Source: an optimization exercise on an open RTL-to-GDS flow (aim: small area, a short achievable clock period and few clock cycles). Production flows keep margins and buffers that such runs may drop. Function not checked in this run: the RTL went through the layout flow alone.

$ cat design/flow/constraint.sdc
create_clock -name core_clock -period 10.0 [get_ports {clk_i}]
set_input_delay 2.0000 -clock core_clock [delete_from_list [all_inputs] [get_ports {clk_i}]]
set_output_delay 2.0000 -clock core_clock [all_outputs]
set_load 0.01 [all_outputs]
$ cat design/flow/config.mk
export PLATFORM = sky130hd
export DESIGN_NAME = lm32_cpu
export DESIGN_NICKNAME = lm32_cpu
export VERILOG_FILES = /design/flow/design.v
export SDC_FILE = /design/flow/constraint.sdc
export NUM_CORES = 4
export LEC_CHECK = 0
export CAP_MARGIN = 20
export CORE_MARGIN = 2
export CORE_UTILIZATION = 40
export PLACE_DENSITY = 0.6
export SLEW_MARGIN = 20
$ cat design/flow/design.v
function integer clogb2;
input [31:0] value;
begin
   for (clogb2 = 0; value > 0; clogb2 = clogb2 + 1)
        value = value >> 1;
end
endfunction 
module lm32_adder (
    adder_op_x,
    adder_op_x_n,
    operand_0_x,
    operand_1_x,
    adder_result_x,
    adder_carry_n_x,
    adder_overflow_x
    );
input adder_op_x;                                        
input adder_op_x_n;                                      
input [(32-1):0] operand_0_x;                      
input [(32-1):0] operand_1_x;                      
output [(32-1):0] adder_result_x;                  
wire   [(32-1):0] adder_result_x;
output adder_carry_n_x;                                  
wire   adder_carry_n_x;
output adder_overflow_x;                                 
reg    adder_overflow_x;
wire a_sign;                                             
wire b_sign;                                             
wire result_sign;                                        
lm32_addsub addsub (
    .DataA          (operand_0_x), 
    .DataB          (operand_1_x), 
    .Cin            (adder_op_x), 
    .Add_Sub        (adder_op_x_n), 
    .Result         (adder_result_x), 
    .Cout           (adder_carry_n_x)
    );
assign a_sign = operand_0_x[32-1];
assign b_sign = operand_1_x[32-1];
assign result_sign = adder_result_x[32-1];
always @*
begin    
    if  (   (!a_sign & b_sign & result_sign)
         || (a_sign & !b_sign & !result_sign)
        )
        adder_overflow_x = 1'b1;
    else
        adder_overflow_x = 1'b0;
end
endmodule
module lm32_addsub (
    DataA, 
    DataB, 
    Cin, 
    Add_Sub, 
    Result, 
    Cout
    );
input [31:0] DataA;
input [31:0] DataB;
input Cin;
input Add_Sub;
output [31:0] Result;
wire   [31:0] Result;
output Cout;
wire   Cout;
	     wire [32:0] tmp_addResult = DataA + DataB + Cin;
	     wire [32:0] tmp_subResult = DataA - DataB - !Cin;   
	     assign  Result = (Add_Sub == 1) ? tmp_addResult[31:0] : tmp_subResult[31:0];
	     assign  Cout = (Add_Sub == 1) ? tmp_addResult[32] : !tmp_subResult[32];
endmodule
module lm32_logic_op (
    logic_op_x,
    operand_0_x,
    operand_1_x,
    logic_result_x
    );
input [3:0] logic_op_x;
input [(32-1):0] operand_0_x;
input [(32-1):0] operand_1_x;
output [(32-1):0] logic_result_x;
reg    [(32-1):0] logic_result_x;
integer logic_idx;
always @*
begin
    for(logic_idx = 0; logic_idx < 32; logic_idx = logic_idx + 1)
        logic_result_x[logic_idx] = logic_op_x[{operand_1_x[logic_idx], operand_0_x[logic_idx]}];
end
endmodule
module lm32_shifter (
    clk_i,
    rst_i,
    stall_x,
    direction_x,
    sign_extend_x,
    operand_0_x,
    operand_1_x,
    shifter_result_m
    );
input clk_i;                                 
input rst_i;                                 
input stall_x;                               
input direction_x;                           
input sign_extend_x;                         
input [(32-1):0] operand_0_x;          
input [(32-1):0] operand_1_x;          
output [(32-1):0] shifter_result_m;    
wire   [(32-1):0] shifter_result_m;
reg direction_m;
reg [(32-1):0] left_shift_result;
reg [(32-1):0] right_shift_result;
reg [(32-1):0] left_shift_operand;
wire [(32-1):0] right_shift_operand;
wire fill_value;
wire [(32-1):0] right_shift_in;
integer shift_idx_0;
integer shift_idx_1;
always @*
begin
    for (shift_idx_0 = 0; shift_idx_0 < 32; shift_idx_0 = shift_idx_0 + 1)
        left_shift_operand[32-1-shift_idx_0] = operand_0_x[shift_idx_0];
end
assign right_shift_operand = direction_x == 1'b1 ? left_shift_operand : operand_0_x;
assign fill_value = (sign_extend_x == 1'b1) && (direction_x == 1'b0) 
                      ? operand_0_x[32-1] 
                      : 1'b0;
assign right_shift_in = {32{fill_value}};
always @*
begin
    for (shift_idx_1 = 0; shift_idx_1 < 32; shift_idx_1 = shift_idx_1 + 1)
        left_shift_result[32-1-shift_idx_1] = right_shift_result[shift_idx_1];
end
assign shifter_result_m = direction_m == 1'b1 ? left_shift_result : right_shift_result;
always @(posedge clk_i or posedge rst_i)
begin
    if (rst_i == 1'b1)
    begin
        right_shift_result <= {32{1'b0}};
        direction_m <= 1'b0;
    end
    else
    begin
        if (stall_x == 1'b0)
        begin
            right_shift_result <= {right_shift_in, right_shift_operand} >> operand_1_x[(5-1):0];
            direction_m <= direction_x;
        end
    end
end 
endmodule
module lm32_multiplier (
    clk_i,
    rst_i,
    stall_x,
    stall_m,
    operand_0,
    operand_1,
    result
    );
input clk_i;                             
input rst_i;                             
input stall_x;                           
input stall_m;                           
input [(32-1):0] operand_0;     	 
input [(32-1):0] operand_1;     	 
output [(32-1):0] result;       	 
reg    [(32-1):0] result;
reg [(32-1):0] muliplicand; 
reg [(32-1):0] multiplier; 
reg [(32-1):0] product; 
always @(posedge clk_i or posedge rst_i)
begin
    if (rst_i == 1'b1)
    begin
        muliplicand <= {32{1'b0}};
        multiplier <= {32{1'b0}};
        product <= {32{1'b0}};
        result <= {32{1'b0}};
    end
    else
    begin
        if (stall_x == 1'b0)
        begin    
            muliplicand <= operand_0;
            multiplier <= operand_1;
        end
        if (stall_m == 1'b0)
            product <= muliplicand * multiplier;
        result <= product;
    end
end
endmodule
module lm32_mc_arithmetic (
    clk_i,
    rst_i,
    stall_d,
    kill_x,
    divide_d,
    modulus_d,
    operand_0_d,
    operand_1_d,
    result_x,
    divide_by_zero_x,
    stall_request_x
    );
input clk_i;                                     
input rst_i;                                     
input stall_d;                                   
input kill_x;                                    
input divide_d;                                  
input modulus_d;                                 
input [(32-1):0] operand_0_d;
input [(32-1):0] operand_1_d;
output [(32-1):0] result_x;                
reg    [(32-1):0] result_x;
output divide_by_zero_x;                         
reg    divide_by_zero_x;
output stall_request_x;                          
wire   stall_request_x;
reg [(32-1):0] p;                          
reg [(32-1):0] a;
reg [(32-1):0] b;
wire [32:0] t;
reg [2:0] state;                  
reg [5:0] cycles;                                
assign stall_request_x = state != 3'b000;
assign t = {p[32-2:0], a[32-1]} - b;
always @(posedge clk_i or posedge rst_i)
begin
    if (rst_i == 1'b1)
    begin
        cycles <= {6{1'b0}};
        p <= {32{1'b0}};
        a <= {32{1'b0}};
        b <= {32{1'b0}};
        divide_by_zero_x <= 1'b0;
        result_x <= {32{1'b0}};
        state <= 3'b000;
    end
    else
    begin
        divide_by_zero_x <= 1'b0;
        case (state)
        3'b000:
        begin
            if (stall_d == 1'b0)                 
            begin          
                cycles <= 32;
                p <= 32'b0;
                a <= operand_0_d;
                b <= operand_1_d;                    
                if (divide_d == 1'b1)
                    state <= 3'b011;
                if (modulus_d == 1'b1)
                    state <= 3'b010;
            end            
        end
        3'b011:
        begin
            if (t[32] == 1'b0)
            begin
                p <= t[31:0];
                a <= {a[32-2:0], 1'b1};
            end
            else 
            begin
                p <= {p[32-2:0], a[32-1]};
                a <= {a[32-2:0], 1'b0};
            end
            result_x <= a;
            if ((cycles == 32'd0) || (kill_x == 1'b1))
            begin
                divide_by_zero_x <= b == {32{1'b0}};
                state <= 3'b000;
            end
            cycles <= cycles - 1'b1;
        end
        3'b010:
        begin
            if (t[32] == 1'b0)
            begin
                p <= t[31:0];
                a <= {a[32-2:0], 1'b1};
            end
            else 
            begin
                p <= {p[32-2:0], a[32-1]};
                a <= {a[32-2:0], 1'b0};
            end
            result_x <= p;
            if ((cycles == 32'd0) || (kill_x == 1'b1))
            begin
                divide_by_zero_x <= b == {32{1'b0}};
                state <= 3'b000;
            end
            cycles <= cycles - 1'b1;
        end
        endcase
    end
end 
endmodule
module lm32_interrupt (
    clk_i, 
    rst_i,
    interrupt_n,
    stall_x,
    exception,
    eret_q_x,
    csr,
    csr_write_data,
    csr_write_enable,
    interrupt_exception,
    csr_read_data
    );
parameter interrupts = 32;          
input clk_i;                                     
input rst_i;                                     
input [interrupts-1:0] interrupt_n;              
input stall_x;                                   
input exception;                                 
input eret_q_x;                                  
input [(3-1):0] csr;                       
input [(32-1):0] csr_write_data;           
input csr_write_enable;                          
output interrupt_exception;                      
wire   interrupt_exception;
output [(32-1):0] csr_read_data;           
reg    [(32-1):0] csr_read_data;
wire [interrupts-1:0] asserted;                  
wire [interrupts-1:0] interrupt_n_exception;
reg ie;                                          
reg eie;                                         
reg [interrupts-1:0] ip;                         
reg [interrupts-1:0] im;                         
assign interrupt_n_exception = ip & im;
assign interrupt_exception = (|interrupt_n_exception) & ie;
assign asserted = ip | ~interrupt_n;
wire   ip_csr_read_data = ip;
wire   im_csr_read_data = im;
always @*
begin
    case (csr)
    3'h0:  csr_read_data = {{32-3{1'b0}}, 
                                    1'b0,                                     
                                    eie, 
                                    ie
                                   };
    3'h2:  csr_read_data = ip;
    3'h1:  csr_read_data = im;
    default:       csr_read_data = {32{1'bx}};
    endcase
end
always @(posedge clk_i or posedge rst_i)
begin
    if (rst_i == 1'b1)
    begin
        ie <= 1'b0;
        eie <= 1'b0;
        im <= {interrupts{1'b0}};
        ip <= {interrupts{1'b0}};
    end
    else
    begin
        ip <= asserted;
        if (exception == 1'b1)
        begin
            eie <= ie;
            ie <= 1'b0;
        end
        else if (stall_x == 1'b0)
        begin
            if (eret_q_x == 1'b1)
                ie <= eie;          
            else if (csr_write_enable == 1'b1)
            begin
                if (csr == 3'h0)
                begin
                    ie <= csr_write_data[0];
                    eie <= csr_write_data[1];
                end
                if (csr == 3'h1)
                    im <= csr_write_data[interrupts-1:0];
                if (csr == 3'h2)
                    ip <= asserted & ~csr_write_data[interrupts-1:0];
            end
        end
    end
end
endmodule
module lm32_decoder (
    instruction,
    d_result_sel_0,
    d_result_sel_1,        
    x_result_sel_csr,
    x_result_sel_mc_arith,
    x_result_sel_shift,
    x_result_sel_sext,
    x_result_sel_logic,
    x_result_sel_add,
    m_result_sel_compare,
    w_result_sel_load,
    w_result_sel_mul,
    x_bypass_enable,
    m_bypass_enable,
    read_enable_0,
    read_idx_0,
    read_enable_1,
    read_idx_1,
    write_enable,
    write_idx,
    immediate,
    branch_offset,
    load,
    store,
    size,
    sign_extend,
    adder_op,
    logic_op,
    divide,
    modulus,
    branch,
    branch_reg,
    condition,
    scall,
    eret,
    csr_write_enable
    );
input [(32-1):0] instruction;        
output [0:0] d_result_sel_0;
reg    [0:0] d_result_sel_0;
output [1:0] d_result_sel_1;
reg    [1:0] d_result_sel_1;
output x_result_sel_csr;
reg    x_result_sel_csr;
output x_result_sel_mc_arith;
reg    x_result_sel_mc_arith;
output x_result_sel_shift;
reg    x_result_sel_shift;
output x_result_sel_sext;
reg    x_result_sel_sext;
output x_result_sel_logic;
reg    x_result_sel_logic;
output x_result_sel_add;
reg    x_result_sel_add;
output m_result_sel_compare;
reg    m_result_sel_compare;
output w_result_sel_load;
reg    w_result_sel_load;
output w_result_sel_mul;
reg    w_result_sel_mul;
output x_bypass_enable;
wire   x_bypass_enable;
output m_bypass_enable;
wire   m_bypass_enable;
output read_enable_0;
wire   read_enable_0;
output [(5-1):0] read_idx_0;
wire   [(5-1):0] read_idx_0;
output read_enable_1;
wire   read_enable_1;
output [(5-1):0] read_idx_1;
wire   [(5-1):0] read_idx_1;
output write_enable;
wire   write_enable;
output [(5-1):0] write_idx;
wire   [(5-1):0] write_idx;
output [(32-1):0] immediate;
wire   [(32-1):0] immediate;
output [((32-2)+2-1):2] branch_offset;
wire   [((32-2)+2-1):2] branch_offset;
output load;
wire   load;
output store;
wire   store;
output [1:0] size;
wire   [1:0] size;
output sign_extend;
wire   sign_extend;
output adder_op;
wire   adder_op;
output [3:0] logic_op;
wire   [3:0] logic_op;
output divide;
wire   divide;
output modulus;
wire   modulus;
output branch;
wire   branch;
output branch_reg;
wire   branch_reg;
output [(3-1):0] condition;
wire   [(3-1):0] condition;
output scall;
wire   scall;
output eret;
wire   eret;
output csr_write_enable;
wire   csr_write_enable;
wire [(32-1):0] extended_immediate;        
wire [(32-1):0] high_immediate;            
wire [(32-1):0] call_immediate;            
wire [(32-1):0] branch_immediate;          
wire sign_extend_immediate;                      
wire select_high_immediate;                      
wire select_call_immediate;                      
function integer clogb2;
input [31:0] value;
begin
   for (clogb2 = 0; value > 0; clogb2 = clogb2 + 1)
        value = value >> 1;
end
endfunction 
wire   op_add    = instruction[30:26] == 5'b01101;
wire   op_and    = instruction[30:26] == 5'b01000;
wire   op_andhi  = instruction[31:26] == 6'b011000;
wire   op_b      = instruction[31:26] == 6'b110000;
wire   op_bi     = instruction[31:26] == 6'b111000;
wire   op_be     = instruction[31:26] == 6'b010001;
wire   op_bg     = instruction[31:26] == 6'b010010;
wire   op_bge    = instruction[31:26] == 6'b010011;
wire   op_bgeu   = instruction[31:26] == 6'b010100;
wire   op_bgu    = instruction[31:26] == 6'b010101;
wire   op_bne    = instruction[31:26] == 6'b010111;
wire   op_call   = instruction[31:26] == 6'b110110;
wire   op_calli  = instruction[31:26] == 6'b111110;
wire   op_cmpe   = instruction[30:26] == 5'b11001;
wire   op_cmpg   = instruction[30:26] == 5'b11010;
wire   op_cmpge  = instruction[30:26] == 5'b11011;
wire   op_cmpgeu = instruction[30:26] == 5'b11100;
wire   op_cmpgu  = instruction[30:26] == 5'b11101;
wire   op_cmpne  = instruction[30:26] == 5'b11111;
wire   op_divu   = instruction[31:26] == 6'b100011;
wire   op_lb     = instruction[31:26] == 6'b000100;
wire   op_lbu    = instruction[31:26] == 6'b010000;
wire   op_lh     = instruction[31:26] == 6'b000111;
wire   op_lhu    = instruction[31:26] == 6'b001011;
wire   op_lw     = instruction[31:26] == 6'b001010;
wire   op_modu   = instruction[31:26] == 6'b110001;
wire   op_mul    = instruction[30:26] == 5'b00010;
wire   op_nor    = instruction[30:26] == 5'b00001;
wire   op_or     = instruction[30:26] == 5'b01110;
wire   op_orhi   = instruction[31:26] == 6'b011110;
wire   op_raise  = instruction[31:26] == 6'b101011;
wire   op_rcsr   = instruction[31:26] == 6'b100100;
wire   op_sb     = instruction[31:26] == 6'b001100;
wire   op_sextb  = instruction[31:26] == 6'b101100;
wire   op_sexth  = instruction[31:26] == 6'b110111;
wire   op_sh     = instruction[31:26] == 6'b000011;
wire   op_sr     = instruction[30:26] == 5'b00101;
wire   op_sru    = instruction[30:26] == 5'b00000;
wire   op_sub    = instruction[31:26] == 6'b110010;
wire   op_sw     = instruction[31:26] == 6'b010110;
wire   op_user   = instruction[31:26] == 6'b110011;
wire   op_wcsr   = instruction[31:26] == 6'b110100;
wire   op_xnor   = instruction[30:26] == 5'b01001;
wire   op_xor    = instruction[30:26] == 5'b00110;
wire   arith = op_add | op_sub;
wire   logicc = op_and | op_andhi | op_nor | op_or | op_orhi | op_xor | op_xnor; 
wire   cmp = op_cmpe | op_cmpg | op_cmpge | op_cmpgeu | op_cmpgu | op_cmpne;
wire   bra = op_b | op_bi | op_be | op_bg | op_bge | op_bgeu  | op_bgu | op_bne;
wire   call = op_call | op_calli;
wire   shift = op_sr | op_sru;
wire   sext = op_sextb | op_sexth;
wire   multiply = op_mul;
assign divide = op_divu; 
assign modulus = op_modu;
assign load = op_lb | op_lbu | op_lh | op_lhu | op_lw;
assign store = op_sb | op_sh | op_sw;
always @*
begin
    if (call) 
        d_result_sel_0 = 1'b1;
    else 
        d_result_sel_0 = 1'b0;
    if (call) 
        d_result_sel_1 = 2'b00;         
    else if ((instruction[31] == 1'b0) && !bra) 
        d_result_sel_1 = 2'b10;
    else
        d_result_sel_1 = 2'b01; 
    x_result_sel_csr = 1'b0;
    x_result_sel_mc_arith = 1'b0;
    x_result_sel_shift = 1'b0;
    x_result_sel_sext = 1'b0;
    x_result_sel_logic = 1'b0;
    x_result_sel_add = 1'b0;
    if (op_rcsr)
        x_result_sel_csr = 1'b1;
    else if (divide | modulus)
        x_result_sel_mc_arith = 1'b1;        
    else if (shift)
        x_result_sel_shift = 1'b1;        
    else if (sext)
        x_result_sel_sext = 1'b1;
    else if (logicc) 
        x_result_sel_logic = 1'b1;
    else 
        x_result_sel_add = 1'b1;        
    m_result_sel_compare = cmp;
    w_result_sel_load = load;
    w_result_sel_mul = op_mul; 
end
assign x_bypass_enable =  arith 
                        | logicc
                        | divide
                        | modulus
                        | shift
                        | sext 
                        | op_rcsr
                        ;
assign m_bypass_enable = x_bypass_enable 
                        | cmp
                        ;
assign read_enable_0 = ~(op_bi | op_calli);
assign read_idx_0 = instruction[25:21];
assign read_enable_1 = ~(op_bi | op_calli | load);
assign read_idx_1 = instruction[20:16];
assign write_enable = ~(bra | op_raise | store | op_wcsr);
assign write_idx = call
                    ? 5'd29
                    : instruction[31] == 1'b0 
                        ? instruction[20:16] 
                        : instruction[15:11];
assign size = instruction[27:26];
assign sign_extend = instruction[28];                      
assign adder_op = op_sub | op_cmpe | op_cmpg | op_cmpge | op_cmpgeu | op_cmpgu | op_cmpne | bra;
assign logic_op = instruction[29:26];
assign branch = bra | call;
assign branch_reg = op_call | op_b;
assign condition = instruction[28:26];      
assign scall = op_raise & instruction[2];
assign eret = op_b & (instruction[25:21] == 5'd30);
assign csr_write_enable = op_wcsr;
assign sign_extend_immediate = ~(op_and | op_cmpgeu | op_cmpgu | op_nor | op_or | op_xnor | op_xor);
assign select_high_immediate = op_andhi | op_orhi;
assign select_call_immediate = instruction[31];
assign high_immediate = {instruction[15:0], 16'h0000};
assign extended_immediate = {{16{sign_extend_immediate & instruction[15]}}, instruction[15:0]};
assign call_immediate = {{6{instruction[25]}}, instruction[25:0]};
assign branch_immediate = {{16{instruction[15]}}, instruction[15:0]};
assign immediate = select_high_immediate == 1'b1 
                        ? high_immediate 
                        : extended_immediate;
assign branch_offset = select_call_immediate == 1'b1   
                        ? call_immediate
                        : branch_immediate;
endmodule 
module lm32_load_store_unit (
    clk_i,
    rst_i,
    stall_a,
    stall_x,
    stall_m,
    kill_x,
    kill_m,
    exception_m,
    store_operand_x,
    load_store_address_x,
    load_store_address_m,
    load_store_address_w,
    load_q_x,
    load_q_m,
    store_q_m,
    sign_extend_x,
    size_x,
    d_dat_i,
    d_ack_i,
    d_err_i,
    d_rty_i,
    load_data_w,
    stall_wb_load,
    d_dat_o,
    d_adr_o,
    d_cyc_o,
    d_sel_o,
    d_stb_o,
    d_we_o,
    d_cti_o,
    d_lock_o,
    d_bte_o
    );
parameter associativity = 1;                             
parameter sets = 512;                                    
parameter bytes_per_line = 16;                           
parameter base_address = 0;                              
parameter limit = 0;                                     
localparam addr_offset_width = 2;
localparam addr_offset_lsb = 2;
localparam addr_offset_msb = (addr_offset_lsb+addr_offset_width-1);
input clk_i;                                             
input rst_i;                                             
input stall_a;                                           
input stall_x;                                           
input stall_m;                                           
input kill_x;                                            
input kill_m;                                            
input exception_m;                                       
input [(32-1):0] store_operand_x;                  
input [(32-1):0] load_store_address_x;             
input [(32-1):0] load_store_address_m;             
input [1:0] load_store_address_w;                        
input load_q_x;                                          
input load_q_m;                                          
input store_q_m;                                         
input sign_extend_x;                                     
input [1:0] size_x;                           
input [(32-1):0] d_dat_i;                          
input d_ack_i;                                           
input d_err_i;                                           
input d_rty_i;                                           
output [(32-1):0] load_data_w;                     
reg    [(32-1):0] load_data_w;
output stall_wb_load;                                    
reg    stall_wb_load;
output [(32-1):0] d_dat_o;                         
reg    [(32-1):0] d_dat_o;
output [(32-1):0] d_adr_o;                         
reg    [(32-1):0] d_adr_o;
output d_cyc_o;                                          
reg    d_cyc_o;
output [(4-1):0] d_sel_o;                  
reg    [(4-1):0] d_sel_o;
output d_stb_o;                                          
reg    d_stb_o; 
output d_we_o;                                           
reg    d_we_o;
output [(3-1):0] d_cti_o;                        
wire   [(3-1):0] d_cti_o;
output d_lock_o;                                         
wire   d_lock_o;
output [(2-1):0] d_bte_o;                        
wire   [(2-1):0] d_bte_o;
reg [1:0] size_m;
reg [1:0] size_w;
reg sign_extend_m;
reg sign_extend_w;
reg [(32-1):0] store_data_x;       
reg [(32-1):0] store_data_m;       
reg [(4-1):0] byte_enable_x;
reg [(4-1):0] byte_enable_m;
wire [(32-1):0] data_m;
reg [(32-1):0] data_w;
wire wb_select_x;                                        
reg wb_select_m;
reg [(32-1):0] wb_data_m;                          
reg wb_load_complete;                                    
function integer clogb2;
input [31:0] value;
begin
   for (clogb2 = 0; value > 0; clogb2 = clogb2 + 1)
        value = value >> 1;
end
endfunction 
assign wb_select_x =    1'b1
                     ;
always @(*)
begin
    case (size_x)
    2'b00:  store_data_x = {4{store_operand_x[7:0]}};
    2'b11: store_data_x = {2{store_operand_x[15:0]}};
    2'b10:  store_data_x = store_operand_x;    
    default:          store_data_x = {32{1'bx}};
    endcase
end
always @(*)
begin
    casez ({size_x, load_store_address_x[1:0]})
    {2'b00, 2'b11}:  byte_enable_x = 4'b0001;
    {2'b00, 2'b10}:  byte_enable_x = 4'b0010;
    {2'b00, 2'b01}:  byte_enable_x = 4'b0100;
    {2'b00, 2'b00}:  byte_enable_x = 4'b1000;
    {2'b11, 2'b1?}: byte_enable_x = 4'b0011;
    {2'b11, 2'b0?}: byte_enable_x = 4'b1100;
    {2'b10, 2'b??}:  byte_enable_x = 4'b1111;
    default:                   byte_enable_x = 4'bxxxx;
    endcase
end
assign data_m = wb_data_m;
always @(*)
begin
    casez ({size_w, load_store_address_w[1:0]})
    {2'b00, 2'b11}:  load_data_w = {{24{sign_extend_w & data_w[7]}}, data_w[7:0]};
    {2'b00, 2'b10}:  load_data_w = {{24{sign_extend_w & data_w[15]}}, data_w[15:8]};
    {2'b00, 2'b01}:  load_data_w = {{24{sign_extend_w & data_w[23]}}, data_w[23:16]};
    {2'b00, 2'b00}:  load_data_w = {{24{sign_extend_w & data_w[31]}}, data_w[31:24]};
    {2'b11, 2'b1?}: load_data_w = {{16{sign_extend_w & data_w[15]}}, data_w[15:0]};
    {2'b11, 2'b0?}: load_data_w = {{16{sign_extend_w & data_w[31]}}, data_w[31:16]};
    {2'b10, 2'b??}:  load_data_w = data_w;
    default:                   load_data_w = {32{1'bx}};
    endcase
end
assign d_cti_o = 3'd0;
assign d_lock_o = 1'b0;
assign d_bte_o = 2'd0;
always @(posedge clk_i or posedge rst_i)
begin
    if (rst_i == 1'b1)
    begin
        d_cyc_o <= 1'b0;
        d_stb_o <= 1'b0;
        d_dat_o <= {32{1'b0}};
        d_adr_o <= {32{1'b0}};
        d_sel_o <= {4{1'b0}};
        d_we_o <= 1'b0;
        wb_data_m <= {32{1'b0}};
        wb_load_complete <= 1'b0;
        stall_wb_load <= 1'b0;
    end
    else
    begin
        if (d_cyc_o == 1'b1)
        begin
            if ((d_ack_i == 1'b1) || (d_err_i == 1'b1))
            begin
                begin
                    d_cyc_o <= 1'b0;
                    d_stb_o <= 1'b0;
                end
                wb_data_m <= d_dat_i;
                wb_load_complete <= !d_we_o;
            end
            if (d_err_i == 1'b1)
                $display ("Data bus error. Address: %x", d_adr_o);
        end
        else
        begin
                 if (   (store_q_m == 1'b1)
                     && (stall_m == 1'b0)
                    )
            begin
                d_dat_o <= store_data_m;
                d_adr_o <= load_store_address_m;
                d_cyc_o <= 1'b1;
                d_sel_o <= byte_enable_m;
                d_stb_o <= 1'b1;
                d_we_o <= 1'b1;
            end        
            else if (   (load_q_m == 1'b1) 
                     && (wb_select_m == 1'b1) 
                     && (wb_load_complete == 1'b0)
                    )
            begin
                stall_wb_load <= 1'b0;
                d_adr_o <= load_store_address_m;
                d_cyc_o <= 1'b1;
                d_sel_o <= byte_enable_m;
                d_stb_o <= 1'b1;
                d_we_o <= 1'b0;
            end
        end
        if (stall_m == 1'b0)
            wb_load_complete <= 1'b0;
        if ((load_q_x == 1'b1) && (wb_select_x == 1'b1) && (stall_x == 1'b0))
            stall_wb_load <= 1'b1;
        if ((kill_m == 1'b1) || (exception_m == 1'b1))
            stall_wb_load <= 1'b0;
    end
end
always @(posedge clk_i or posedge rst_i)
begin
    if (rst_i == 1'b1)
    begin
        sign_extend_m <= 1'b0;
        size_m <= 2'b00;
        byte_enable_m <= 1'b0;
        store_data_m <= {32{1'b0}};
        wb_select_m <= 1'b0;        
    end
    else
    begin
        if (stall_m == 1'b0)
        begin
            sign_extend_m <= sign_extend_x;
            size_m <= size_x;
            byte_enable_m <= byte_enable_x;    
            store_data_m <= store_data_x;
            wb_select_m <= wb_select_x;
        end
    end
end
always @(posedge clk_i or posedge rst_i)
begin
    if (rst_i == 1'b1)
    begin
        size_w <= 2'b00;
        data_w <= {32{1'b0}};
        sign_extend_w <= 1'b0;
    end
    else
    begin
        size_w <= size_m;
        data_w <= data_m;
        sign_extend_w <= sign_extend_m;
    end
end
always @(posedge clk_i)
begin
    if (((load_q_m == 1'b1) || (store_q_m == 1'b1)) && (stall_m == 1'b0)) 
    begin
        if ((size_m === 2'b11) && (load_store_address_m[0] !== 1'b0))
            $display ("Warning: Non-aligned halfword access. Address: 0x%0x Time: %0t.", load_store_address_m, $time);
        if ((size_m === 2'b10) && (load_store_address_m[1:0] !== 2'b00))
            $display ("Warning: Non-aligned word access. Address: 0x%0x Time: %0t.", load_store_address_m, $time);
    end
end
endmodule
module lm32_instruction_unit (
    clk_i,
    rst_i,
    stall_a,
    stall_f,
    stall_d,
    stall_x,
    stall_m,
    valid_f,
    kill_f,
    branch_taken_m,
    branch_target_m,
    i_dat_i,
    i_ack_i,
    i_err_i,
    i_rty_i,
    pc_f,
    pc_d,
    pc_x,
    pc_m,
    pc_w,
    i_dat_o,
    i_adr_o,
    i_cyc_o,
    i_sel_o,
    i_stb_o,
    i_we_o,
    i_cti_o,
    i_lock_o,
    i_bte_o,
    bus_error_d,
    instruction_d
    );
parameter associativity = 1;                             
parameter sets = 512;                                    
parameter bytes_per_line = 16;                           
parameter base_address = 0;                              
parameter limit = 0;                                     
localparam addr_offset_width = 2;
localparam addr_offset_lsb = 2;
localparam addr_offset_msb = (addr_offset_lsb+addr_offset_width-1);
input clk_i;                                             
input rst_i;                                             
input stall_a;                                           
input stall_f;                                           
input stall_d;                                           
input stall_x;                                           
input stall_m;                                           
input valid_f;                                           
input kill_f;                                            
input branch_taken_m;                                    
input [((32-2)+2-1):2] branch_target_m;                    
input [(32-1):0] i_dat_i;                          
input i_ack_i;                                           
input i_err_i;                                           
input i_rty_i;                                           
output [((32-2)+2-1):2] pc_f;                              
reg    [((32-2)+2-1):2] pc_f;
output [((32-2)+2-1):2] pc_d;                              
reg    [((32-2)+2-1):2] pc_d;
output [((32-2)+2-1):2] pc_x;                              
reg    [((32-2)+2-1):2] pc_x;
output [((32-2)+2-1):2] pc_m;                              
reg    [((32-2)+2-1):2] pc_m;
output [((32-2)+2-1):2] pc_w;                              
reg    [((32-2)+2-1):2] pc_w;
output [(32-1):0] i_dat_o;                         
wire   [(32-1):0] i_dat_o;
output [(32-1):0] i_adr_o;                         
reg    [(32-1):0] i_adr_o;
output i_cyc_o;                                          
reg    i_cyc_o; 
output [(4-1):0] i_sel_o;                  
wire   [(4-1):0] i_sel_o;
output i_stb_o;                                          
reg    i_stb_o;
output i_we_o;                                           
wire   i_we_o;
output [(3-1):0] i_cti_o;                        
reg    [(3-1):0] i_cti_o;
output i_lock_o;                                         
reg    i_lock_o;
output [(2-1):0] i_bte_o;                        
wire   [(2-1):0] i_bte_o;
output bus_error_d;                                      
reg    bus_error_d;
output [(32-1):0] instruction_d;            
reg    [(32-1):0] instruction_d;
reg [((32-2)+2-1):2] pc_a;                                 
reg [(32-1):0] wb_data_f;                   
wire [(32-1):0] instruction_f;              
reg bus_error_f;                                         
function integer clogb2;
input [31:0] value;
begin
   for (clogb2 = 0; value > 0; clogb2 = clogb2 + 1)
        value = value >> 1;
end
endfunction 
always @(*)
begin
         if (branch_taken_m == 1'b1)
        pc_a = branch_target_m;
    else
        pc_a = pc_f + 1'b1;
end
assign instruction_f = wb_data_f;
assign i_dat_o = 32'd0;
assign i_we_o = 1'b0;
assign i_sel_o = 4'b1111;
assign i_bte_o = 2'b00;
always @(posedge clk_i or posedge rst_i)
begin
    if (rst_i == 1'b1)
    begin
        pc_f <= (32'h0-4)/4;
        pc_d <= {(32-2){1'b0}};
        pc_x <= {(32-2){1'b0}};
        pc_m <= {(32-2){1'b0}};
        pc_w <= {(32-2){1'b0}};
    end
    else
    begin
        if (stall_f == 1'b0)
            pc_f <= pc_a;
        if (stall_d == 1'b0)
            pc_d <= pc_f;
        if (stall_x == 1'b0)
            pc_x <= pc_d;
        if (stall_m == 1'b0)
            pc_m <= pc_x;
        pc_w <= pc_m;
    end
end
always @(posedge clk_i or posedge rst_i)
begin
    if (rst_i == 1'b1)
    begin
        i_cyc_o <= 1'b0;
        i_stb_o <= 1'b0;
        i_adr_o <= {32{1'b0}};
        i_cti_o <= 3'b000;
        i_lock_o <= 1'b0;
        wb_data_f <= {32{1'b0}};
        bus_error_f <= 1'b0;
    end
    else
    begin   
        if (i_cyc_o == 1'b1)
        begin
            if((i_ack_i == 1'b1) || (i_err_i == 1'b1))
            begin
                i_cyc_o <= 1'b0;
                i_stb_o <= 1'b0;
                wb_data_f <= i_dat_i;
            end
            if (i_err_i == 1'b1)
            begin
                bus_error_f <= 1'b1;
                $display ("Instruction bus error. Address: %x", i_adr_o);
            end
        end
        else
        begin
            if (   (stall_a == 1'b0) 
               )
            begin
                i_adr_o <= {pc_a, 2'b00};
                i_cyc_o <= 1'b1;
                i_stb_o <= 1'b1;
                bus_error_f <= 1'b0;
            end
        end
    end
end
always @(posedge clk_i or posedge rst_i)
begin
    if (rst_i == 1'b1)
    begin
        instruction_d <= {32{1'b0}};
        bus_error_d <= 1'b0;
    end
    else
    begin
        if (stall_d == 1'b0)
        begin
            instruction_d <= instruction_f;
            bus_error_d <= bus_error_f;
        end
    end
end  
endmodule
module lm32_cpu (
    clk_i,
    rst_i,
    interrupt_n,
    I_DAT_I,
    I_ACK_I,
    I_ERR_I,
    I_RTY_I,
    D_DAT_I,
    D_ACK_I,
    D_ERR_I,
    D_RTY_I,
    I_DAT_O,
    I_ADR_O,
    I_CYC_O,
    I_SEL_O,
    I_STB_O,
    I_WE_O,
    I_CTI_O,
    I_LOCK_O,
    I_BTE_O,
    D_DAT_O,
    D_ADR_O,
    D_CYC_O,
    D_SEL_O,
    D_STB_O,
    D_WE_O,
    D_CTI_O,
    D_LOCK_O,
    D_BTE_O
    );
parameter eba_reset = 32'h0;                            
parameter icache_associativity = 1;    
parameter icache_sets = 512;                      
parameter icache_bytes_per_line = 16;  
parameter icache_base_address = 0;      
parameter icache_limit = 0;                    
parameter dcache_associativity = 1;    
parameter dcache_sets = 512;                      
parameter dcache_bytes_per_line = 16;  
parameter dcache_base_address = 0;      
parameter dcache_limit = 0;                    
parameter watchpoints = 4'h0;
parameter breakpoints = 4'h0;
parameter interrupts = 32;                          
input clk_i;                                     
input rst_i;                                     
input [(32-1):0] interrupt_n;         
input [(32-1):0] I_DAT_I;                  
input I_ACK_I;                                   
input I_ERR_I;                                   
input I_RTY_I;                                   
input [(32-1):0] D_DAT_I;                  
input D_ACK_I;                                   
input D_ERR_I;                                   
input D_RTY_I;                                   
output [(32-1):0] I_DAT_O;                 
wire   [(32-1):0] I_DAT_O;
output [(32-1):0] I_ADR_O;                 
wire   [(32-1):0] I_ADR_O;
output I_CYC_O;                                  
wire   I_CYC_O;
output [(4-1):0] I_SEL_O;          
wire   [(4-1):0] I_SEL_O;
output I_STB_O;                                  
wire   I_STB_O;
output I_WE_O;                                   
wire   I_WE_O;
output [(3-1):0] I_CTI_O;                
wire   [(3-1):0] I_CTI_O;
output I_LOCK_O;                                 
wire   I_LOCK_O;
output [(2-1):0] I_BTE_O;                
wire   [(2-1):0] I_BTE_O;
output [(32-1):0] D_DAT_O;                 
wire   [(32-1):0] D_DAT_O;
output [(32-1):0] D_ADR_O;                 
wire   [(32-1):0] D_ADR_O;
output D_CYC_O;                                  
wire   D_CYC_O;
output [(4-1):0] D_SEL_O;          
wire   [(4-1):0] D_SEL_O;
output D_STB_O;                                  
wire   D_STB_O;
output D_WE_O;                                   
wire   D_WE_O;
output [(3-1):0] D_CTI_O;                
wire   [(3-1):0] D_CTI_O;
output D_LOCK_O;                                 
wire   D_LOCK_O;
output [(2-1):0] D_BTE_O;                
wire   [(2-1):0] D_BTE_O;
reg valid_f;                                     
reg valid_d;                                     
reg valid_x;                                     
reg valid_m;                                     
reg valid_w;                                     
wire [(32-1):0] immediate_d;               
wire load_d;                                     
reg load_x;                                     
reg load_m;
wire store_d;                                    
reg store_x;
reg store_m;
wire [1:0] size_d;                    
reg [1:0] size_x;
wire branch_d;                                   
reg branch_x;                                   
reg branch_m;
wire branch_reg_d;                               
wire [((32-2)+2-1):2] branch_offset_d;             
reg [((32-2)+2-1):2] branch_target_x;              
reg [((32-2)+2-1):2] branch_target_m;
wire [0:0] d_result_sel_0_d;  
wire [1:0] d_result_sel_1_d;  
wire x_result_sel_csr_d;                         
reg x_result_sel_csr_x;
wire x_result_sel_mc_arith_d;                    
reg x_result_sel_mc_arith_x;
wire x_result_sel_shift_d;                       
reg x_result_sel_shift_x;
wire x_result_sel_sext_d;                        
reg x_result_sel_sext_x;
wire x_result_sel_logic_d;                       
reg x_result_sel_logic_x;
wire x_result_sel_add_d;                         
reg x_result_sel_add_x;
wire m_result_sel_compare_d;                     
reg m_result_sel_compare_x;
reg m_result_sel_compare_m;
wire w_result_sel_load_d;                        
reg w_result_sel_load_x;
reg w_result_sel_load_m;
reg w_result_sel_load_w;
wire w_result_sel_mul_d;                         
reg w_result_sel_mul_x;
reg w_result_sel_mul_m;
reg w_result_sel_mul_w;
wire x_bypass_enable_d;                          
reg x_bypass_enable_x;                          
wire m_bypass_enable_d;                          
reg m_bypass_enable_x;                          
reg m_bypass_enable_m;
wire sign_extend_d;                              
reg sign_extend_x;
wire write_enable_d;                             
reg write_enable_x;
wire write_enable_q_x;
reg write_enable_m;
wire write_enable_q_m;
reg write_enable_w;
wire write_enable_q_w;
wire read_enable_0_d;                            
wire [(5-1):0] read_idx_0_d;           
wire read_enable_1_d;                            
wire [(5-1):0] read_idx_1_d;           
wire [(5-1):0] write_idx_d;            
reg [(5-1):0] write_idx_x;            
reg [(5-1):0] write_idx_m;
reg [(5-1):0] write_idx_w;
wire [(3-1):0] csr_d;                      
reg  [(3-1):0] csr_x;                  
wire [(3-1):0] condition_d;          
reg [(3-1):0] condition_x;          
wire scall_d;                                    
reg scall_x;    
wire eret_d;                                     
reg eret_x;
wire eret_q_x;
reg eret_m;
wire csr_write_enable_d;                         
reg csr_write_enable_x;
wire csr_write_enable_q_x;
wire bus_error_d;                                
reg bus_error_x;
reg [(32-1):0] d_result_0;                 
reg [(32-1):0] d_result_1;                 
reg [(32-1):0] x_result;                   
reg [(32-1):0] m_result;                   
reg [(32-1):0] w_result;                   
reg [(32-1):0] operand_0_x;                
reg [(32-1):0] operand_1_x;                
reg [(32-1):0] store_operand_x;            
reg [(32-1):0] operand_m;                  
reg [(32-1):0] operand_w;                  
reg [(32-1):0] registers[0:(1<<5)-1];    
wire [(32-1):0] reg_data_0;                
wire [(32-1):0] reg_data_1;                
reg [(32-1):0] bypass_data_0;              
reg [(32-1):0] bypass_data_1;              
wire reg_write_enable_q_w;
reg interlock;                                   
wire stall_a;                                    
wire stall_f;                                    
wire stall_d;                                    
wire stall_x;                                    
wire stall_m;                                    
wire adder_op_d;                                 
reg adder_op_x;                                 
reg adder_op_x_n;                                
wire [(32-1):0] adder_result_x;            
wire adder_overflow_x;                           
wire adder_carry_n_x;                            
wire [3:0] logic_op_d;            
reg [3:0] logic_op_x;            
wire [(32-1):0] logic_result_x;            
wire [(32-1):0] sextb_result_x;            
wire [(32-1):0] sexth_result_x;            
wire [(32-1):0] sext_result_x;             
wire [(32-1):0] shifter_result_x;          
wire [(32-1):0] multiplier_result_w;       
wire divide_d;                                   
wire divide_q_d;
wire modulus_d;
wire modulus_q_d;
wire divide_by_zero_x;                           
wire mc_stall_request_x;                         
wire [(32-1):0] mc_result_x;
wire [(32-1):0] interrupt_csr_read_data_x; 
wire [(32-1):0] cfg;                       
reg [(32-1):0] csr_read_data_x;            
wire [((32-2)+2-1):2] pc_f;                        
wire [((32-2)+2-1):2] pc_d;                        
wire [((32-2)+2-1):2] pc_x;                        
wire [((32-2)+2-1):2] pc_m;                        
wire [((32-2)+2-1):2] pc_w;                        
wire [(32-1):0] instruction_d;      
wire [(32-1):0] load_data_w;               
wire stall_wb_load;                              
wire raw_x_0;                                    
wire raw_x_1;                                    
wire raw_m_0;                                    
wire raw_m_1;                                    
wire raw_w_0;                                    
wire raw_w_1;                                    
wire cmp_zero;                                   
wire cmp_negative;                               
wire cmp_overflow;                               
wire cmp_carry_n;                                
reg condition_met_x;                             
reg condition_met_m;
wire branch_taken_m;                             
wire kill_f;                                     
wire kill_d;                                     
wire kill_x;                                     
wire kill_m;                                     
wire kill_w;                                     
reg [(32-2)+2-1:8] eba;                  
reg [(3-1):0] eid_x;                       
wire exception_x;                                
reg exception_m;
reg exception_w;
wire exception_q_w;
wire interrupt_exception;                        
wire instruction_bus_error_exception;            
wire data_bus_error_exception;                   
wire divide_by_zero_exception;                   
wire system_call_exception;                      
reg data_bus_error_seen;                         
function integer clogb2;
input [31:0] value;
begin
   for (clogb2 = 0; value > 0; clogb2 = clogb2 + 1)
        value = value >> 1;
end
endfunction 
lm32_instruction_unit #(
    .associativity          (icache_associativity),
    .sets                   (icache_sets),
    .bytes_per_line         (icache_bytes_per_line),
    .base_address           (icache_base_address),
    .limit                  (icache_limit)
  ) instruction_unit (
    .clk_i                  (clk_i),
    .rst_i                  (rst_i),
    .stall_a                (stall_a),
    .stall_f                (stall_f),
    .stall_d                (stall_d),
    .stall_x                (stall_x),
    .stall_m                (stall_m),
    .valid_f                (valid_f),
    .kill_f                 (kill_f),
    .branch_taken_m         (branch_taken_m),
    .branch_target_m        (branch_target_m),
    .i_dat_i                (I_DAT_I),
    .i_ack_i                (I_ACK_I),
    .i_err_i                (I_ERR_I),
    .i_rty_i                (I_RTY_I),
    .pc_f                   (pc_f),
    .pc_d                   (pc_d),
    .pc_x                   (pc_x),
    .pc_m                   (pc_m),
    .pc_w                   (pc_w),
    .i_dat_o                (I_DAT_O),
    .i_adr_o                (I_ADR_O),
    .i_cyc_o                (I_CYC_O),
    .i_sel_o                (I_SEL_O),
    .i_stb_o                (I_STB_O),
    .i_we_o                 (I_WE_O),
    .i_cti_o                (I_CTI_O),
    .i_lock_o               (I_LOCK_O),
    .i_bte_o                (I_BTE_O),
    .bus_error_d            (bus_error_d),
    .instruction_d          (instruction_d)
    );
lm32_decoder decoder (
    .instruction            (instruction_d),
    .d_result_sel_0         (d_result_sel_0_d),
    .d_result_sel_1         (d_result_sel_1_d),
    .x_result_sel_csr       (x_result_sel_csr_d),
    .x_result_sel_mc_arith  (x_result_sel_mc_arith_d),
    .x_result_sel_shift     (x_result_sel_shift_d),
    .x_result_sel_sext      (x_result_sel_sext_d),
    .x_result_sel_logic     (x_result_sel_logic_d),
    .x_result_sel_add       (x_result_sel_add_d),
    .m_result_sel_compare   (m_result_sel_compare_d),
    .w_result_sel_load      (w_result_sel_load_d),
    .w_result_sel_mul       (w_result_sel_mul_d),
    .x_bypass_enable        (x_bypass_enable_d),
    .m_bypass_enable        (m_bypass_enable_d),
    .read_enable_0          (read_enable_0_d),
    .read_idx_0             (read_idx_0_d),
    .read_enable_1          (read_enable_1_d),
    .read_idx_1             (read_idx_1_d),
    .write_enable           (write_enable_d),
    .write_idx              (write_idx_d),
    .immediate              (immediate_d),
    .branch_offset          (branch_offset_d),
    .load                   (load_d),
    .store                  (store_d),
    .size                   (size_d),
    .sign_extend            (sign_extend_d),
    .adder_op               (adder_op_d),
    .logic_op               (logic_op_d),
    .divide                 (divide_d),
    .modulus                (modulus_d),
    .branch                 (branch_d),
    .branch_reg             (branch_reg_d),
    .condition              (condition_d),
    .scall                  (scall_d),
    .eret                   (eret_d),
    .csr_write_enable       (csr_write_enable_d)
    ); 
wire load_q_x;
wire load_q_m;
wire store_q_m;
lm32_load_store_unit #(
    .associativity          (dcache_associativity),
    .sets                   (dcache_sets),
    .bytes_per_line         (dcache_bytes_per_line),
    .base_address           (dcache_base_address),
    .limit                  (dcache_limit)
  ) load_store_unit (
    .clk_i                  (clk_i),
    .rst_i                  (rst_i),
    .stall_a                (stall_a),
    .stall_x                (stall_x),
    .stall_m                (stall_m),
    .kill_x                 (kill_x),
    .kill_m                 (kill_m),
    .exception_m            (exception_m),
    .store_operand_x        (store_operand_x),
    .load_store_address_x   (adder_result_x),
    .load_store_address_m   (operand_m),
    .load_store_address_w   (operand_w[1:0]),
    .load_q_x               (load_q_x),
    .load_q_m               (load_q_m),
    .store_q_m              (store_q_m),
    .sign_extend_x          (sign_extend_x),
    .size_x                 (size_x),
    .d_dat_i                (D_DAT_I),
    .d_ack_i                (D_ACK_I),
    .d_err_i                (D_ERR_I),
    .d_rty_i                (D_RTY_I),
    .load_data_w            (load_data_w),
    .stall_wb_load          (stall_wb_load),
    .d_dat_o                (D_DAT_O),
    .d_adr_o                (D_ADR_O),
    .d_cyc_o                (D_CYC_O),
    .d_sel_o                (D_SEL_O),
    .d_stb_o                (D_STB_O),
    .d_we_o                 (D_WE_O),
    .d_cti_o                (D_CTI_O),
    .d_lock_o               (D_LOCK_O),
    .d_bte_o                (D_BTE_O)
    );      
lm32_adder adder (
    .adder_op_x             (adder_op_x),
    .adder_op_x_n           (adder_op_x_n),
    .operand_0_x            (operand_0_x),
    .operand_1_x            (operand_1_x),
    .adder_result_x         (adder_result_x),
    .adder_carry_n_x        (adder_carry_n_x),
    .adder_overflow_x       (adder_overflow_x)
    );
lm32_logic_op logic_op (
    .logic_op_x             (logic_op_x),
    .operand_0_x            (operand_0_x),
    .operand_1_x            (operand_1_x),
    .logic_result_x         (logic_result_x)
    );
lm32_multiplier multiplier (
    .clk_i                  (clk_i),
    .rst_i                  (rst_i),
    .stall_x                (stall_x),
    .stall_m                (stall_m),
    .operand_0              (d_result_0),
    .operand_1              (d_result_1),
    .result                 (multiplier_result_w)    
    );
lm32_mc_arithmetic mc_arithmetic (
    .clk_i                  (clk_i),
    .rst_i                  (rst_i),
    .stall_d                (stall_d),
    .kill_x                 (kill_x),
    .divide_d               (divide_q_d),
    .modulus_d              (modulus_q_d),
    .operand_0_d            (d_result_0),
    .operand_1_d            (d_result_1),
    .result_x               (mc_result_x),
    .divide_by_zero_x       (divide_by_zero_x),
    .stall_request_x        (mc_stall_request_x)
    );
lm32_interrupt interrupt (
    .clk_i                  (clk_i), 
    .rst_i                  (rst_i),
    .interrupt_n            (interrupt_n),
    .stall_x                (stall_x),
    .exception              (exception_q_w), 
    .eret_q_x               (eret_q_x),
    .csr                    (csr_x),
    .csr_write_data         (operand_1_x),
    .csr_write_enable       (csr_write_enable_q_x),
    .interrupt_exception    (interrupt_exception),
    .csr_read_data          (interrupt_csr_read_data_x)
    );
assign reg_data_0 = registers[read_idx_0_d];
assign reg_data_1 = registers[read_idx_1_d];
assign raw_x_0 = (write_idx_x == read_idx_0_d) && (write_enable_q_x == 1'b1);
assign raw_m_0 = (write_idx_m == read_idx_0_d) && (write_enable_q_m == 1'b1);
assign raw_w_0 = (write_idx_w == read_idx_0_d) && (write_enable_q_w == 1'b1);
assign raw_x_1 = (write_idx_x == read_idx_1_d) && (write_enable_q_x == 1'b1);
assign raw_m_1 = (write_idx_m == read_idx_1_d) && (write_enable_q_m == 1'b1);
assign raw_w_1 = (write_idx_w == read_idx_1_d) && (write_enable_q_w == 1'b1);
always @*
begin
    if (   (   (x_bypass_enable_x == 1'b0)
            && (   ((read_enable_0_d == 1'b1) && (raw_x_0 == 1'b1))
                || ((read_enable_1_d == 1'b1) && (raw_x_1 == 1'b1))
               )
           )
        || (   (m_bypass_enable_m == 1'b0)
            && (   ((read_enable_0_d == 1'b1) && (raw_m_0 == 1'b1))
                || ((read_enable_1_d == 1'b1) && (raw_m_1 == 1'b1))
               )
           )
       )
        interlock = 1'b1;
    else
        interlock = 1'b0;
end
always @*
begin
    if (raw_x_0 == 1'b1)        
        bypass_data_0 = x_result;
    else if (raw_m_0 == 1'b1)
        bypass_data_0 = m_result;
    else if (raw_w_0 == 1'b1)
        bypass_data_0 = w_result;
    else
        bypass_data_0 = reg_data_0;
end
always @*
begin
    if (raw_x_1 == 1'b1)
        bypass_data_1 = x_result;
    else if (raw_m_1 == 1'b1)
        bypass_data_1 = m_result;
    else if (raw_w_1 == 1'b1)
        bypass_data_1 = w_result;
    else
        bypass_data_1 = reg_data_1;
end
always @*
begin
    d_result_0 = d_result_sel_0_d[0] ? {pc_f, 2'b00} : bypass_data_0; 
    case (d_result_sel_1_d)
    2'b00:      d_result_1 = {32{1'b0}};
    2'b01:     d_result_1 = bypass_data_1;
    2'b10: d_result_1 = immediate_d;
    default:                        d_result_1 = {32{1'bx}};
    endcase
end
assign sextb_result_x = {{24{operand_0_x[7]}}, operand_0_x[7:0]};
assign sexth_result_x = {{16{operand_0_x[15]}}, operand_0_x[15:0]};
assign sext_result_x = size_x == 2'b00 ? sextb_result_x : sexth_result_x;
assign shifter_result_x = {operand_0_x[32-1] & sign_extend_x, operand_0_x[32-1:1]};
assign cmp_zero = operand_0_x == operand_1_x;
assign cmp_negative = adder_result_x[32-1];
assign cmp_overflow = adder_overflow_x;
assign cmp_carry_n = adder_carry_n_x;
always @*
begin
    case (condition_x)
    3'b000:   condition_met_x = 1'b1;
    3'b110:   condition_met_x = 1'b1;
    3'b001:    condition_met_x = cmp_zero;
    3'b111:   condition_met_x = !cmp_zero;
    3'b010:    condition_met_x = !cmp_zero && (cmp_negative == cmp_overflow);
    3'b101:   condition_met_x = cmp_carry_n && !cmp_zero;
    3'b011:   condition_met_x = cmp_negative == cmp_overflow;
    3'b100:  condition_met_x = cmp_carry_n;
    default:              condition_met_x = 1'bx;
    endcase 
end
always @*
begin
    x_result =   x_result_sel_add_x ? adder_result_x 
               : x_result_sel_csr_x ? csr_read_data_x
               : x_result_sel_sext_x ? sext_result_x
               : x_result_sel_shift_x ? shifter_result_x
               : x_result_sel_mc_arith_x ? mc_result_x
               : logic_result_x;
end
always @*
begin
    m_result =   m_result_sel_compare_m ? {{32-1{1'b0}}, condition_met_m}
               : operand_m; 
end
always @*
begin
    w_result =    w_result_sel_load_w ? load_data_w
                : w_result_sel_mul_w ? multiplier_result_w
                : operand_w;
end
assign branch_taken_m =      (stall_m == 1'b0) 
                          && (   (   (branch_m == 1'b1) 
                                  && (condition_met_m == 1'b1) 
                                  && (valid_m == 1'b1)
                                 ) 
                              || (exception_m == 1'b1)
                             );
assign kill_f =    (branch_taken_m == 1'b1) 
                ;
assign kill_d =    (branch_taken_m == 1'b1) 
                ;
assign kill_x =    (branch_taken_m == 1'b1) 
                ;
assign kill_m =    1'b0
                ;                
assign kill_w =    1'b0
                ;
assign instruction_bus_error_exception = bus_error_x == 1'b1;
assign data_bus_error_exception = data_bus_error_seen == 1'b1;
assign divide_by_zero_exception = divide_by_zero_x == 1'b1;
assign system_call_exception = scall_x == 1'b1;
assign exception_x =           (system_call_exception == 1'b1)
                            || (instruction_bus_error_exception == 1'b1)
                            || (data_bus_error_exception == 1'b1)
                            || (divide_by_zero_exception == 1'b1)
                            || (   (interrupt_exception == 1'b1)
                               )
                            ;
always @*
begin
         if (instruction_bus_error_exception == 1'b1)
        eid_x = 3'h2;
    else
         if (data_bus_error_exception == 1'b1)
        eid_x = 3'h4;
    else
         if (divide_by_zero_exception == 1'b1)
        eid_x = 3'h5;
    else
         if (   (interrupt_exception == 1'b1)
            )
        eid_x = 3'h6;
    else
        eid_x = 3'h7;
end
assign stall_a = (stall_f == 1'b1);
assign stall_f = (stall_d == 1'b1);
assign stall_d =   (stall_x == 1'b1) 
                || (   (interlock == 1'b1)
                    && (kill_d == 1'b0)
                   ) 
                || (   (eret_d == 1'b1)
                    && (load_q_x == 1'b1)
                   )
                || (   (csr_write_enable_d == 1'b1)
                    && (load_q_x == 1'b1)
                   )                      
                ;
assign stall_x =    (stall_m == 1'b1)
                 || (   (mc_stall_request_x == 1'b1)
                     && (kill_x == 1'b0)
                    ) 
                 ;
assign stall_m =    (stall_wb_load == 1'b1)
                 || (   (D_CYC_O == 1'b1)
                     && (   (store_m == 1'b1)
                         || (load_m == 1'b1)
                         || (load_x == 1'b1)
                        ) 
                    ) 
                 || (I_CYC_O == 1'b1)            
                 ;      
wire   q_d = (valid_d == 1'b1) && (kill_d == 1'b0);
assign divide_q_d = (divide_d == 1'b1) && (q_d == 1'b1);
assign modulus_q_d = (modulus_d == 1'b1) && (q_d == 1'b1);
wire   q_x = (valid_x == 1'b1) && (kill_x == 1'b0);
assign csr_write_enable_q_x = (csr_write_enable_x == 1'b1) && (q_x == 1'b1);
assign eret_q_x = (eret_x == 1'b1) && (q_x == 1'b1);
assign load_q_x = (load_x == 1'b1) 
               && (q_x == 1'b1)
                  ;
wire   q_m = (valid_m == 1'b1) && (kill_m == 1'b0) && (exception_m == 1'b0);
assign load_q_m = (load_m == 1'b1) && (q_m == 1'b1);
assign store_q_m = (store_m == 1'b1) && (q_m == 1'b1);
assign exception_q_w = ((exception_w == 1'b1) && (valid_w == 1'b1));        
assign write_enable_q_x = (write_enable_x == 1'b1) && (valid_x == 1'b1);
assign write_enable_q_m = (write_enable_m == 1'b1) && (valid_m == 1'b1);
assign write_enable_q_w = (write_enable_w == 1'b1) && (valid_w == 1'b1);
assign reg_write_enable_q_w = (write_enable_w == 1'b1) && (kill_w == 1'b0) && (valid_w == 1'b1);
assign cfg = {
              6'h11,
              watchpoints[3:0],
              breakpoints[3:0],
              interrupts[5:0],
              1'b0,
              1'b0,
              1'b0,
              1'b0,
              1'b0,
              1'b0,
              1'b0,
              1'b0,
              1'b1,
              1'b0,
              1'b1,
              1'b1
              };
assign csr_d = read_idx_0_d[(3-1):0];
always @*
begin
    case (csr_x)
    3'h0,
    3'h1,
    3'h2:   csr_read_data_x = interrupt_csr_read_data_x;  
    3'h6:  csr_read_data_x = cfg;
    3'h7:  csr_read_data_x = {eba, 8'h00};
    default:        csr_read_data_x = {32{1'bx}};
    endcase
end
always @(posedge clk_i or posedge rst_i)
begin
    if (rst_i == 1'b1)
        eba <= eba_reset[(32-2)+2-1:8];
    else
    begin
        if ((csr_write_enable_q_x == 1'b1) && (csr_x == 3'h7) && (stall_x == 1'b0))
            eba <= operand_1_x[(32-2)+2-1:8];
    end
end
always @(posedge clk_i or posedge rst_i)
begin
    if (rst_i == 1'b1)
        data_bus_error_seen <= 1'b0;
    else
    begin
        if ((D_ERR_I == 1'b1) && (D_CYC_O == 1'b1))
            data_bus_error_seen <= 1'b1;
        if ((exception_m == 1'b1) && (kill_m == 1'b0))
            data_bus_error_seen <= 1'b0;
    end
end
always @(posedge clk_i or posedge rst_i)
begin
    if (rst_i == 1'b1)
    begin
        valid_f <= 1'b0;
        valid_d <= 1'b0;
        valid_x <= 1'b0;
        valid_m <= 1'b0;
        valid_w <= 1'b0;
    end
    else
    begin    
        if ((kill_f == 1'b1) || (stall_a == 1'b0))
            valid_f <= 1'b1;
        else if (stall_f == 1'b0)
            valid_f <= 1'b0;            
        if (kill_d == 1'b1)
            valid_d <= 1'b0;
        else if (stall_f == 1'b0)
            valid_d <= valid_f & !kill_f;
        else if (stall_d == 1'b0)
            valid_d <= 1'b0;
        if (kill_x == 1'b1)
            valid_x <= 1'b0;
        else if (stall_d == 1'b0)
            valid_x <= valid_d & !kill_d;
        else if (stall_x == 1'b0)
            valid_x <= 1'b0;
        if (kill_m == 1'b1)
            valid_m <= 1'b0;
        else if (stall_x == 1'b0)
            valid_m <= valid_x & !kill_x;
        else if (stall_m == 1'b0)
            valid_m <= 1'b0;
        if (stall_m == 1'b0)
            valid_w <= valid_m & !kill_m;
        else 
            valid_w <= 1'b0;        
    end
end
always @(posedge clk_i or posedge rst_i)
begin
    if (rst_i == 1'b1)
    begin
        operand_0_x <= {32{1'b0}};
        operand_1_x <= {32{1'b0}};
        store_operand_x <= {32{1'b0}};
        branch_target_x <= {32{1'b0}};        
        x_result_sel_csr_x <= 1'b0;
        x_result_sel_mc_arith_x <= 1'b0;
        x_result_sel_shift_x <= 1'b0;
        x_result_sel_sext_x <= 1'b0;
        x_result_sel_logic_x <= 1'b0;
        x_result_sel_add_x <= 1'b0;
        m_result_sel_compare_x <= 1'b0;
        w_result_sel_load_x <= 1'b0;
        w_result_sel_mul_x <= 1'b0;
        x_bypass_enable_x <= 1'b0;
        m_bypass_enable_x <= 1'b0;
        write_enable_x <= 1'b0;
        write_idx_x <= {5{1'b0}};
        csr_x <= {3{1'b0}};
        load_x <= 1'b0;
        store_x <= 1'b0;
        size_x <= {2{1'b0}};
        sign_extend_x <= 1'b0;
        adder_op_x <= 1'b0;
        adder_op_x_n <= 1'b0;
        logic_op_x <= 4'h0;
        branch_x <= 1'b0;
        condition_x <= 3'b000;
        scall_x <= 1'b0;
        eret_x <= 1'b0;
        bus_error_x <= 1'b0;
        csr_write_enable_x <= 1'b0;
        operand_m <= {32{1'b0}};
        branch_target_m <= {32{1'b0}};
        m_result_sel_compare_m <= 1'b0;
        w_result_sel_load_m <= 1'b0;
        w_result_sel_mul_m <= 1'b0;
        m_bypass_enable_m <= 1'b0;
        branch_m <= 1'b0;
        exception_m <= 1'b0;
        load_m <= 1'b0;
        store_m <= 1'b0;
        write_enable_m <= 1'b0;            
        write_idx_m <= {5{1'b0}};
        condition_met_m <= 1'b0;
        operand_w <= {32{1'b0}};        
        w_result_sel_load_w <= 1'b0;
        w_result_sel_mul_w <= 1'b0;
        write_idx_w <= {5{1'b0}};        
        write_enable_w <= 1'b0;
        exception_w <= 1'b0;
    end
    else
    begin
        if (stall_x == 1'b0)
        begin
            operand_0_x <= d_result_0;
            operand_1_x <= d_result_1;
            store_operand_x <= bypass_data_1;
            branch_target_x <= branch_reg_d == 1'b1 ? bypass_data_0[((32-2)+2-1):2] : pc_d + branch_offset_d;            
            x_result_sel_csr_x <= x_result_sel_csr_d;
            x_result_sel_mc_arith_x <= x_result_sel_mc_arith_d;
            x_result_sel_shift_x <= x_result_sel_shift_d;
            x_result_sel_sext_x <= x_result_sel_sext_d;
            x_result_sel_logic_x <= x_result_sel_logic_d;
            x_result_sel_add_x <= x_result_sel_add_d;
            m_result_sel_compare_x <= m_result_sel_compare_d;
            w_result_sel_load_x <= w_result_sel_load_d;
            w_result_sel_mul_x <= w_result_sel_mul_d;
            x_bypass_enable_x <= x_bypass_enable_d;
            m_bypass_enable_x <= m_bypass_enable_d;
            load_x <= load_d;
            store_x <= store_d;
            branch_x <= branch_d;
            write_idx_x <= write_idx_d;
            csr_x <= csr_d;
            size_x <= size_d;
            sign_extend_x <= sign_extend_d;
            adder_op_x <= adder_op_d;
            adder_op_x_n <= ~adder_op_d;
            logic_op_x <= logic_op_d;
            condition_x <= condition_d;
            csr_write_enable_x <= csr_write_enable_d;
            scall_x <= scall_d;
            bus_error_x <= bus_error_d;
            eret_x <= eret_d;
            write_enable_x <= write_enable_d;
        end
        if (stall_m == 1'b0)
        begin
            operand_m <= x_result;
            m_result_sel_compare_m <= m_result_sel_compare_x;
            if (exception_x == 1'b1)
            begin
                w_result_sel_load_m <= 1'b0;
                w_result_sel_mul_m <= 1'b0;
            end
            else
            begin
                w_result_sel_load_m <= w_result_sel_load_x;
                w_result_sel_mul_m <= w_result_sel_mul_x;
            end
            m_bypass_enable_m <= m_bypass_enable_x;
            load_m <= load_x;
            store_m <= store_x;
            branch_m <= branch_x;
            if (exception_x == 1'b1)
                write_idx_m <= 5'd30;
            else 
                write_idx_m <= write_idx_x;
            condition_met_m <= condition_met_x;
            branch_target_m <= exception_x == 1'b1 ? {eba, eid_x, {3{1'b0}}} : branch_target_x;
            eret_m <= eret_q_x;
            write_enable_m <= exception_x == 1'b1 ? 1'b1 : write_enable_x;            
        end
        if (stall_m == 1'b0)
        begin
            if ((exception_x == 1'b1) && (q_x == 1'b1) && (stall_x == 1'b0))
                exception_m <= 1'b1;
            else 
                exception_m <= 1'b0;
        end
        operand_w <= exception_m == 1'b1 ? {pc_m, 2'b00} : m_result;        
        w_result_sel_load_w <= w_result_sel_load_m;
        w_result_sel_mul_w <= w_result_sel_mul_m;
        write_idx_w <= write_idx_m;
        write_enable_w <= write_enable_m;
        exception_w <= exception_m;
    end
end
always @(posedge clk_i)
begin
    if (reg_write_enable_q_w == 1'b1)
        registers[write_idx_w] <= w_result;
end
endmodule 
$ cat design/flow/run.sh
#!/bin/bash
# synth_recipe.tcl (not shown) runs the flow's synth.tcl, then flattens the netlist and writes it again
# the make line also repeats each setting of config.mk as NAME=value (left out here)
make -C /OpenROAD-flow-scripts/flow DESIGN_CONFIG=/design/flow/config.mk WORK_HOME=/design/flow/orfs CLKGATE_MAP_FILE= SYNTH_SCRIPT=/design/flow/synth_recipe.tcl finish
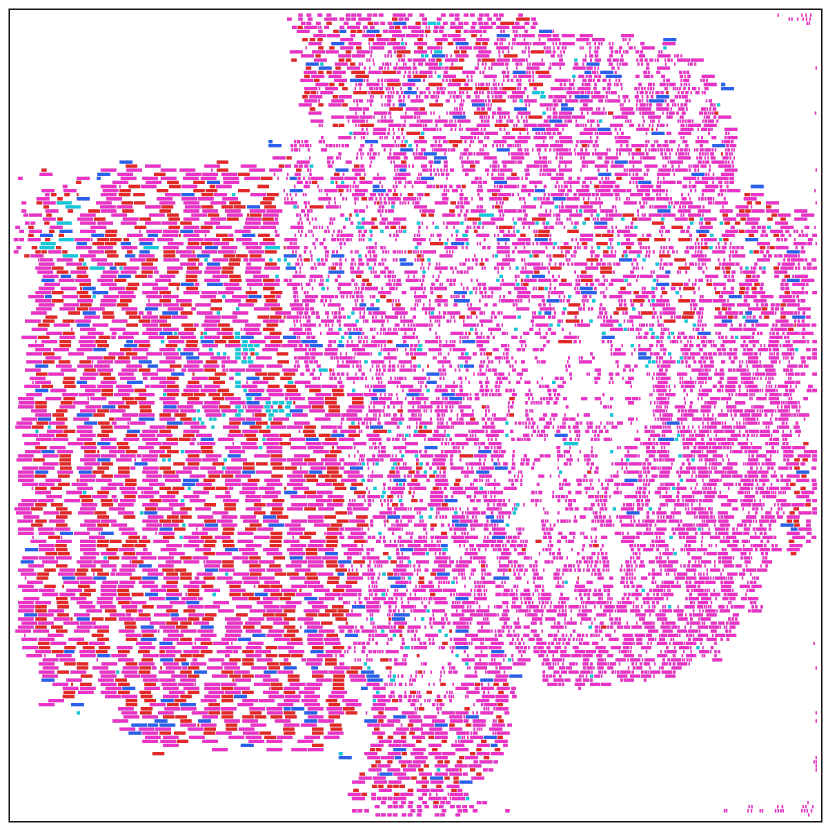
(drive-strength map)
(1.5 px per micron)
drive 1 or less: shown in magenta, cells 7,896. drive 3 to 4: shown in cyan, cells 333. drive 6 and up: shown in blue, cells 304. drive 2: shown in red, cells 1,091.
non-clock buffer count: 489
Final Instance Area: 130,000 sq um

==> flow_summary.toml <==
[layout]
regArea_sq_um = 55100
largest_reg_flops = 1024
nets = 10200
multi_input_comb_cells = 6171
seq_share_pct = 42.5
antenna_cells = 14
buf_share_pct = 3.39
area_growth_pct = 12.6
largestClassByArea = "multi-input gates"
drive_gt1_share_pct = 18.0
clkbuf_count = 310
multi_input_area_share_pct = 43.1
seq_cell_count = 1994
stdcell_count = 13400
multi_input_area_sq_um = 55900
fillers = 25900

[routing]
wl_met1_microns = 160000
wl_met2_microns = 196000
dr.max_layer_used = "met5"
dr.pass1.iters = 9
drt_iter0_drc = 9953
avgRoutedWirePerCell_microns = 31.7

[clock_tree]
post-cts-setup-buffers = 0
post_cts_resized = 0
cts_made_buffers = 223
htree_levels = 4
cts_buffer_depth = 4
cts_root_buffer = "clkbuf_16"

[die]
rows = 197
chipHeight_microns = 541
dieWidth_microns = 541
nWellTaps = 3781
dieArea_sq_um = 292000
core_area_sq_um = 287000

[place]
dp.cells = 13000
dp_slack_ps = 1890
gp_congestion = 1.01
dp_hpwl_microns = 301000

[critical_path]
path_common_cell = "fa_1"
crit_start = "multiplier.multiplier[2]$_DFFE_PP0P_"
crit_family = "adder cells"
worstSetupPathType = "flop to flop"
endpoint_kind = "flop"
path_depth = 24
crit_end = "multiplier.product[31]$_DFFE_PP0P_"
worst-path-max-fanout = 22
crit_chain = "buf_4 > and2_1 > fa_1 > inv_1 > fa_1 > fa_1 > fa_1 > inv_1 > fa_1 > inv_1 > fa_1 > inv_1 > fa_1 > fa_1 > ha_1 > a21oi_1 > o21a_1 > nor2_1 > o31a_1 > a41o_1 > or4_1 > a31oi_1 > xnor2_1 > o21ai_0"
max_stage_delay_ps = 780
worstPathRequired_ps = 10690
arrival_ps = 8970
ff2ff_path_depth = 24
path_buf_inv = 5
r2r-start = "multiplier.multiplier[2]$_DFFE_PP0P_"

[global_routing]
grt_usage_pct = 28.8
antenna_found_initial = 34
grt_max_degree = 155
use_met3_pct = 5.99
grt_util_met1_pct = 36.8
grt_pass1_vias = 81700
grt_overflow = 0

[timing]
setup_slack_ps = 1720
finalHoldWorstSlack_ps = 329
worst_slew_pin_slew_ps = 1270
fmax_mhz = 121
min_period_over_period_pct = 82.8
setup_violations = 0
slew_viol_final = 0
post-route-min-period_ps = 8280
rsz0062_at_grt = "false"
finalHoldViolCount = 0

[worst_hold_path]
hold_class = "flop to flop"
hold_depth = 0
min-delay-start = "multiplier.product[29]$_DFFE_PP0P_"

[outcome]
status = "finished clean"

[synthesis]
synth-async-reset-ratio_pct = 48.6
synthFlopType = "edfxtp_1"
syn_inst = 9377
yosysSeqAreaShare_pct = 47.8
yosysMostFrequentCell = "nand2_1"
synth_top_area_share_pct = 26.7
ys_top_cells_by_area = "edfxtp_1 (27%), dfrtp_1 (20%), mux4_2 (13%)"
synth.ff_latch_count = 1994
yosysWarnings = 9
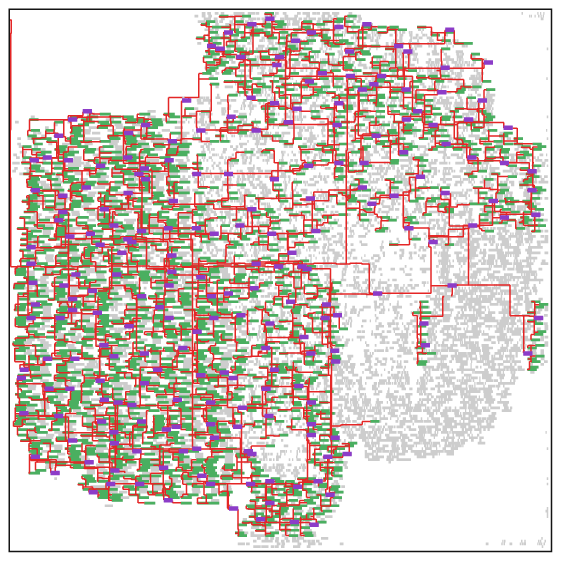
(clock distribution)
(1 px per micron)
flip-flops: shown in green, count 1,994. clock wires: shown in red, length 27.0 mm. cells driving clock nets: shown in purple, count 223.
There are 224 routed clock nets.
clock latency on the worst-skew pair: 970 ps
skew final: 122 ps

==> cell usage in the layout, fill, tap and decap left out, types with 96 or more instances in the layout <==
cell,netlist,layout
a21oi_1,421,419
and2_1,306,303
buf_4,52,266
clkbuf_16,0,225
clkdlybuf4s50_1,0,204
dfrtp_1,940,918
edfxtp_1,1024,1024
fa_1,414,414
ha_1,283,283
inv_1,555,553
mux2_2,276,276
mux2i_1,207,205
mux4_2,670,670
nand2_1,1199,1196
nor2_1,453,411
nor2b_1,97,96
o211ai_1,103,103
o21ai_0,493,486
xnor2_1,156,156
xor2_1,106,106
==> metrics by stage <==
step	util (%)	cell area (sq um)
after global placement	42.5	122000
after global routing	45.2	130000
after detailed placement	42.5	122000
after floorplan	-	115000
after CTS	45.1	130000
final	45.2	130000
==> cells by family after synthesis <==
logic type               after synthesis  synth area share (%)
AND/OR/NAND/NOR                     2406                  9.42
flip-flops                          1994                  47.8
AO/OA/AOI/OAI                       1602                  8.59
buffers and inverters               1261                  4.33
multiplexers                        1153                  17.6
adder cells (fa/ha/maj)              697                  10.3
XOR/XNOR                             262                  1.99
other                                  2               0.00652

[what the ideal ports hide]
The flow's constraints put no driver on any port. The routed layout listed below was extracted and timed again, unchanged, in two steps. Step 1: set_driving_cell puts a clkbuf_16 on clk_i and a buf_2 on each other input, an assumption about the parent block. Step 2, shift: input delay + t, output delay - t, t = (earliest + latest rising clock arrival at the registers) / 2. This alone moves slack from input paths to output paths. Slacks: ideal ports / drivers / drivers and shift; pairs: ideal ports / drivers.
shift t [ns]: 0.991
setup slack, ns: 1.723 / 1.723 / 1.723
worst hold slack (ns): 0.329 / 0.329 / 0.329
After both steps this run still meets setup and hold. The setup slack of this run moves by 0.000 ns with the drivers and by 0.000 ns with both steps.
